Context: an optimization exercise on an open-source flow, tuned for small area and a short achievable clock period. The choices shown serve that exercise and are no tape-out recipe.
Function was checked by simulation only, so behaviour that the tests miss may differ from the original.
No activity file was given, so power comes from the tool's default toggle rates.

===== config.mk =====
export PLATFORM = sky130hd
export DESIGN_NAME = mvm_proposed
export DESIGN_NICKNAME = mvm_proposed
export VERILOG_FILES = /design/flow/design.v
export SDC_FILE = /design/flow/constraint.sdc
export NUM_CORES = 4
export LEC_CHECK = 0
export CAP_MARGIN = 20
export CORE_MARGIN = 2
export CORE_UTILIZATION = 40
export SLEW_MARGIN = 20

===== constraint.sdc =====
create_clock -name core_clock -period 20.0 [get_ports {CLOCK_50}]
set_input_delay 4.0000 -clock core_clock [delete_from_list [all_inputs] [get_ports {CLOCK_50}]]
set_output_delay 4.0000 -clock core_clock [all_outputs]
set_load 0.01 [all_outputs]

===== design.v =====
module mvm_proposed #(
  parameter int N = 8,
  parameter int S = 8     
)(
  input  logic             CLOCK_50,
  input  logic             reset_n,
  input  logic [S*N-1:0]   w,
  input  logic [S*N-1:0]   u,
  output logic [N-1:0]     v
);
  localparam int PAIRS = S/2;
  function automatic logic [N-1:0] sat_addN(input logic [N-1:0] a, input logic [N-1:0] b);
    logic [N:0] sum_ext;
    sum_ext = {1'b0, a} + {1'b0, b};
    sat_addN = sum_ext[N] ? {N{1'b1}} : sum_ext[N-1:0];
  endfunction
  function automatic logic [N-1:0] mux4_sel(
    input logic [N-1:0] a, input logic [N-1:0] b, input logic s0, input logic s1
  );
    logic [N:0] sum_ext;
    sum_ext = {1'b0, a} + {1'b0, b};
    case ({s1, s0})
      2'b00: mux4_sel = '0;
      2'b01: mux4_sel = a;
      2'b10: mux4_sel = b;
      default: mux4_sel = sum_ext[N] ? {N{1'b1}} : sum_ext[N-1:0];  
    endcase
  endfunction
  logic [S*N-1:0] w_r, u_r;
  always_ff @(posedge CLOCK_50) begin
    if (!reset_n) begin
      w_r <= '0;
      u_r <= '0;
    end else begin
      w_r <= w;
      u_r <= u;
    end
  end
  logic [N*N-1:0] bit_sum;    
  logic [N-1:0] acc;            
  logic [N-1:0] acc_b, sel, shifted;
  always_comb begin
    for (int b = 0; b < N; b++) begin
      acc_b = '0;
      for (int p = 0; p < PAIRS; p++) begin
        sel   = mux4_sel(u_r[2*p*N +: N], u_r[(2*p+1)*N +: N], w_r[2*p*N + b], w_r[(2*p+1)*N + b]);
        acc_b = (p == 0) ? sel : sat_addN(acc_b, sel);
      end
      bit_sum[b*N +: N] = acc_b;
    end
    acc = '0;
    for (int b = 0; b < N; b++) begin
      shifted = bit_sum[b*N +: N] << b;
      acc = sat_addN(acc, shifted);
    end
  end
  assign v = acc;
endmodule

===== run.sh =====
#!/bin/bash
# synth_recipe.tcl (not shown) runs the flow's synth.tcl, then flattens the netlist and writes it again
# the make line also repeats each setting of config.mk as NAME=value (left out here)
make -C /OpenROAD-flow-scripts/flow DESIGN_CONFIG=/design/flow/config.mk WORK_HOME=/design/flow/orfs CLKGATE_MAP_FILE= SYNTH_SCRIPT=/design/flow/synth_recipe.tcl finish

clk_routes.png
(4 px per um)
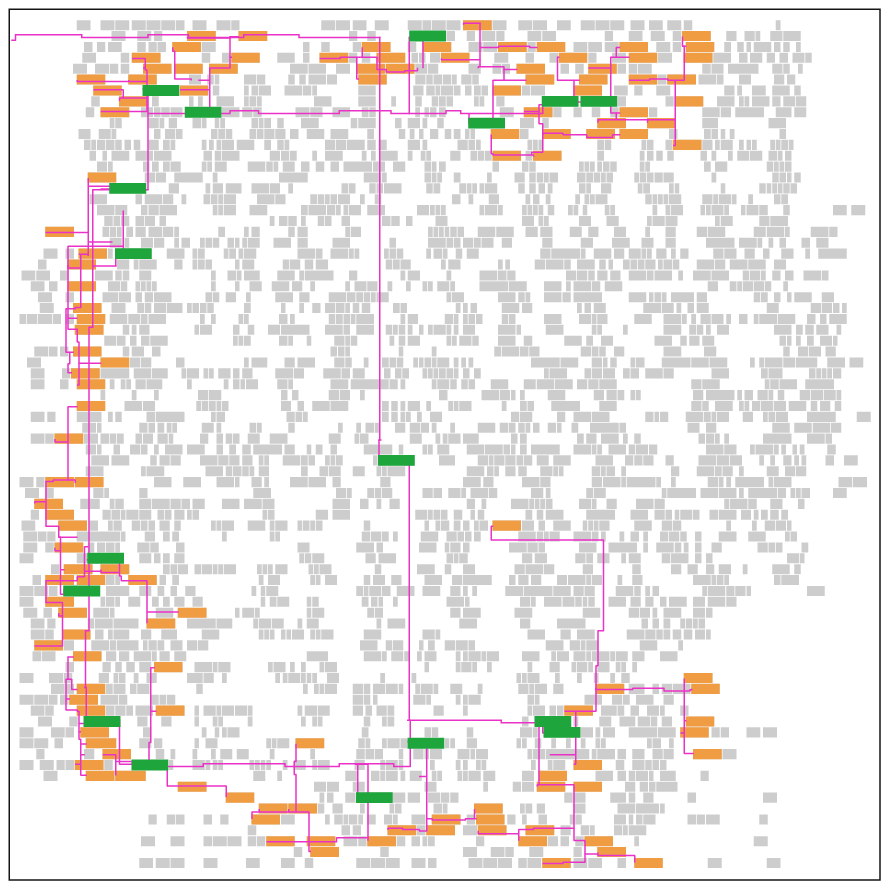
clock drivers -> green  # count 17
clock wires -> magenta  # length 2,070 um
flip-flops -> orange  # count 128
flops lie = widely spread

io_fan.png
(3 px per um)
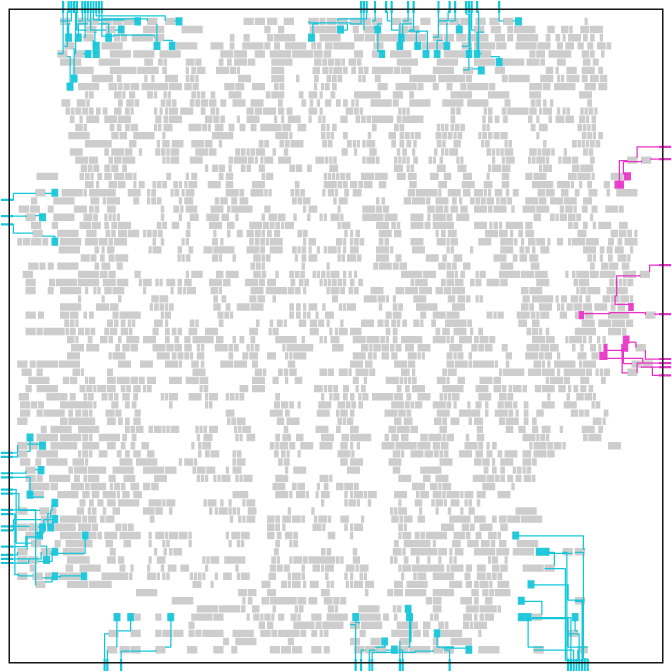
u -> cyan  # bits 64, direction input, edge 29 top, 18 bottom, 17 left, end cells 64, buffers 64, wire 1,340 um
v -> magenta  # bits 8, direction output, edge right, end cells 8, buffers 8, wire 165 um

clock_tree.png
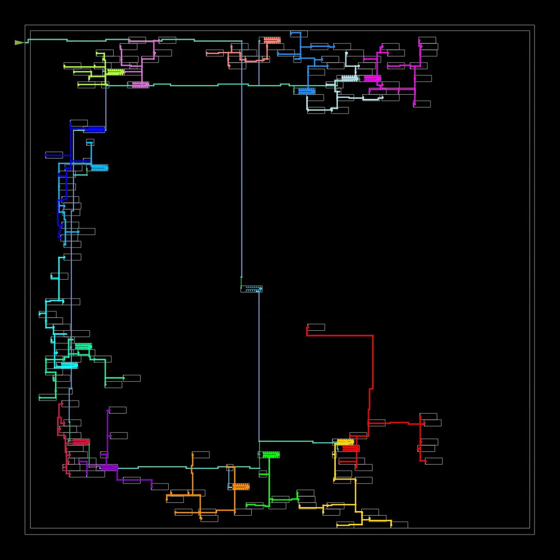
CTS Root Buffer Type: clkbuf_16
# H-tree levels: 4

layer_met3.png
(2 px per um) Cells faint in the background.
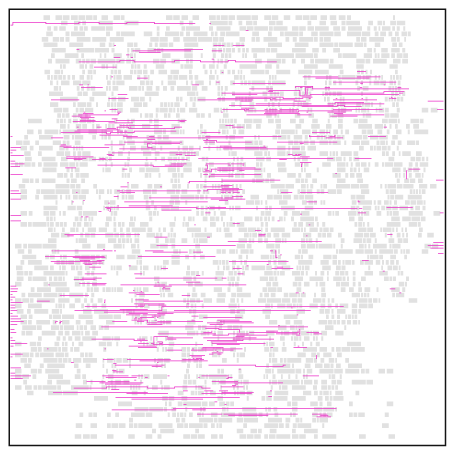
main direction = horizontal
share of all routed wire = 8.1%
wire length on this layer = 5,730 um
nets with wire on the layer = 337

placement_by_type.png
(1.5 px per um) Fill, decap, tap and diode cells in grey.
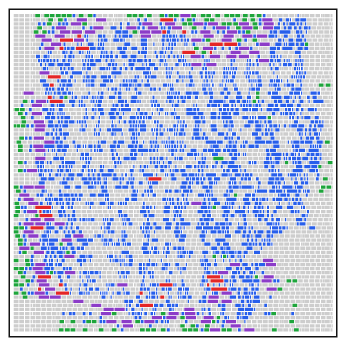
clock drivers and dummy loads -> red  # cells 32, share of their area 2.9%
combinational and other logic -> blue  # cells 2,257, share of their area 76%
remaining buffers and delay cells -> green  # cells 159, share of their area 7.8%
sequential cells -> purple  # cells 128, share of their area 13%

==> summary.md <==
The run gives 0 as the final global-route overflow total. The number of buffers added by the clock tree synthesis step was 17. For the number of violations of the max-capacitance limit, the log shows 0. The share of Yosys cell area claimed by the top area cell type was 17.0%; the number of buffers added to fix hold violations after cts was 0. The run finished with no timing, DRC or antenna violations. After synthesis, the largest family of logic cells by area is compound AO/OA/AOI/OAI gates. The tools report the synthesis warning total as 1. The maximum number of pins on one net before global-route repair is 129. By instance count, the cell type seen most on the critical path is ha_1.

The deepest clock path buffer count is 2, and the global placement routability congestion is 0.982. Worst-case vdd ir drop: 348 uV. During I/O placement, the number of pins put on the boundary was 138.

Cells fill 45.6% of the core in the end. For the count of nets left with antenna violations after detail routing, the log shows 0. The tools report the core region area as 45,200 um2.

The fmax is 0.0517 GHz, and the simple-gate portion of the synthesized area is 25.6%. The clock period minus worst slack is 19.34 ns. The library cells used most frequently in the layout, excluding fill and tap cells, are nand2_1 (409), ha_1 (248), o21ai_0 (229), nor2_1 (176), a21oi_1 (143).

The via count normalized by instance count works out to 6.05. Synthesis handed over a netlist of 2,539 instances. The critical path runs through a total of 66 cells. The synthesized netlist devotes 20.7% of its cell area to adder and majority cells. The worst setup path is launched from a register. The end of the critical path was v[0]. After legalization and detailed placement, the total HPWL measured 56,500 um.

In this run the worst path has a maximum fanout of 9. For this run, design rule violations remaining after detail routing come to 0. The horizontal die dimension is 217 um, and the mean post-synth cell area is 7.17 um2. The leakage power figure came out at 9.15 nW.

The total buffers and inverters traversed by the critical path is 6, and the fraction of the mapped netlist area in compound gates is 31.4%. For hold timing, the worst endpoint is u_r[28]. Row generation in the floorplan step produced 78 rows. The total nets after synthesis came out at 2,950. The effective utilization at floorplan is 40.3%, and the die extent in y is 217 um.

In the final layout, the share of cells above drive strength 1 is 5.24%. Data on the critical path is required at its endpoint by 16.00 ns. Counting distinct cell types in the post-synthesis netlist gives 65.

The relative max-transition margin came out at 22.3%. Broken down by cell family, the worst path's largest delay share belongs to compound AO/OA/AOI/OAI gates. The tools report the source of the worst hold timing path as u[28]. The length of the first detailed-routing pass in iterations was 6; the final-stage net count was 2,974.

From synthesis to final layout, the design area changed by 13.3%. The tools report the element type at the critical path end as an output pin. The run gives 128 as the total number of clock tree sinks. The cell depth of the worst hold path is 2. The tools report the via count of the first global-routing pass as 17,979. Most frequent standard cell in the layout excluding fill and tap cells: nand2_1. By startpoint and endpoint, the worst setup path is classified as register to output pin. On the critical path, the stage with the largest delay is an instance of clkdlybuf4s50_1. The floorplan step defined a die boundary enclosing 47,200 um2. Among all flip-flop cells after synthesis, the most frequent one is dfxtp_1. The initial antenna violation count is 3, and the total of buffers placed on input and output ports is 137. For this block, the routed nets add up to 70,600 um of wire. Setup violations remaining at the end of the flow were counted as 0.

In this run, the number of DRC markers left after iteration 0 of detailed routing was 2,101. The tools report the global-route wire length before repair as 107,000 um. The share of synthesized flip-flops with an asynchronous set or reset was 0%. The average routed wire per standard cell was 22.2 um; the number of register bits inferred by synthesis was 128. The number of synthesized flops with an enable pin works out to 0. The sequential fraction of the synthesis area was 14.1%. TritonCTS built the clock tree.

Of the post-synthesis cell area, the part taken by muxes is 0.179%. The total via count after detailed routing is 19,240, and the delay of the slowest cell on the worst path is 0.49 ns. The period utilization was 96.7%; the slew at the pin closest to its max-slew limit was 1.17 ns. By area the synthesized netlist is led by ha_1 (17%), dfxtp_1 (14%), nand2_1 (8.4%), o21ai_0 (6.4%), o221ai_1 (6.0%). The arrival time of data at the critical path endpoint came out at 15.34 ns.
## metal layers
layer | track usage, % | part of all wire [%] | routed length, um | vias to the layer above
met5 | 0 | 0.016 | 11 | -
met4 | 15.7 | 5.4 | 3780 | 2
met3 | 5.39 | 8.1 | 5730 | 169
met2 | 46.7 | 44 | 31200 | 874
met1 | 38.2 | 42 | 29900 | 9001
li1 | - | - | - | 9194
## area by class of cell
class / instances / area [um2]
Sequential cell: 128 / 2560
Multi-Input combinational cell: 2190 / 14900
Clock inverter: 15 / 160
Inverter: 67 / 251
Clock buffer: 17 / 425
Fill cell: 4539 / 24600
Tap cell: 600 / 751
Timing Repair Buffer: 159 / 1540
Antenna cell: 3 / 7.51
## timing repair
| item | 4_1_cts | 5_1_grt |
|---|---|---|
| setup buffers | 6 | 3 |
| resized for setup | 6 | 23 |
| endpoints found under the setup margin | 8 | 8 |
| pin swaps | 3 | 3 |
## Yosys cell counts, types with 4 or more instances
cell / number
a22o_1: 28
inv_1: 67
o2bb2ai_1: 12
o21a_1: 34
and2_1: 139
buf_1: 67
a22oi_1: 20
a211o_1: 4
o22ai_1: 6
or2_2: 11
a211oi_2: 4
o31ai_1: 8
or3_1: 4
fa_1: 33
nand2_1: 409
xnor2_1: 36
nor2b_1: 53
nand3_1: 4
xor2_1: 34
a21oi_1: 154
dfxtp_1: 128
nand2b_1: 70
a21o_1: 86
nor2_4: 8
nor2_2: 12
o221a_2: 5
clkbuf_1: 82
o21bai_1: 14
nor2_1: 176
o221ai_1: 125
and4_1: 5
o21ai_1: 8
a31oi_1: 27
ha_1: 248
o21ai_0: 231
a211oi_1: 67
nor3_1: 75
## metrics by stage
stage	area, um2	std cells	hold slack (ns)	worst slack [ns]
2_1_floorplan	18200	2539	4.12	2.19
3_3_place_gp	19800	3135	4.58	0.433
3_5_place_dp	19800	3135	4.59	-0.0775
4_1_cts	20500	3173	4.09	0.0517
5_1_grt	20600	3176	4.10	-0.129
6_report	20600	3179	4.11	0.656
## flip-flops by register name (all words and copies together), names as in the netlist
| name | count |
|---|---|
| u_r | 64 |
| w_r | 64 |
## report_power, final
part | internal, W | total [W] | switching (W)
Combinational | 0.000691 | 0.00155 | 0.000858
Sequential | 0.000269 | 0.000316 | 0.0000469
Clock | 0.000184 | 0.000312 | 0.000128
Total | 0.00114 | 0.00218 | 0.00103

-- what the ideal ports hide --
Ports are ideal in the flow. The routed layout listed here was re-timed in OpenROAD. Step 1 assumes that a clkbuf_16 drives the clock port and a buf_2 every other input. Step 2, shift: input delay + t, output delay - t, t = (earliest + latest rising clock arrival at the registers) / 2. This alone moves slack from input paths to output paths. Three values: no drivers, after step 1, after step 2; two values: the first two.
t, ns: 0.510
setup WS [ns]: 0.656 / 0.601 / 1.111
latest minus earliest clock arrival (ns): 0.023 / 0.023
worst slew at a driven data input, ns: 0.06
pins driven straight from the clock port: 1
After both steps setup and hold are still met in this run. For this run, drivers alone change the setup slack by -0.055 ns; drivers and shift together by +0.455 ns.
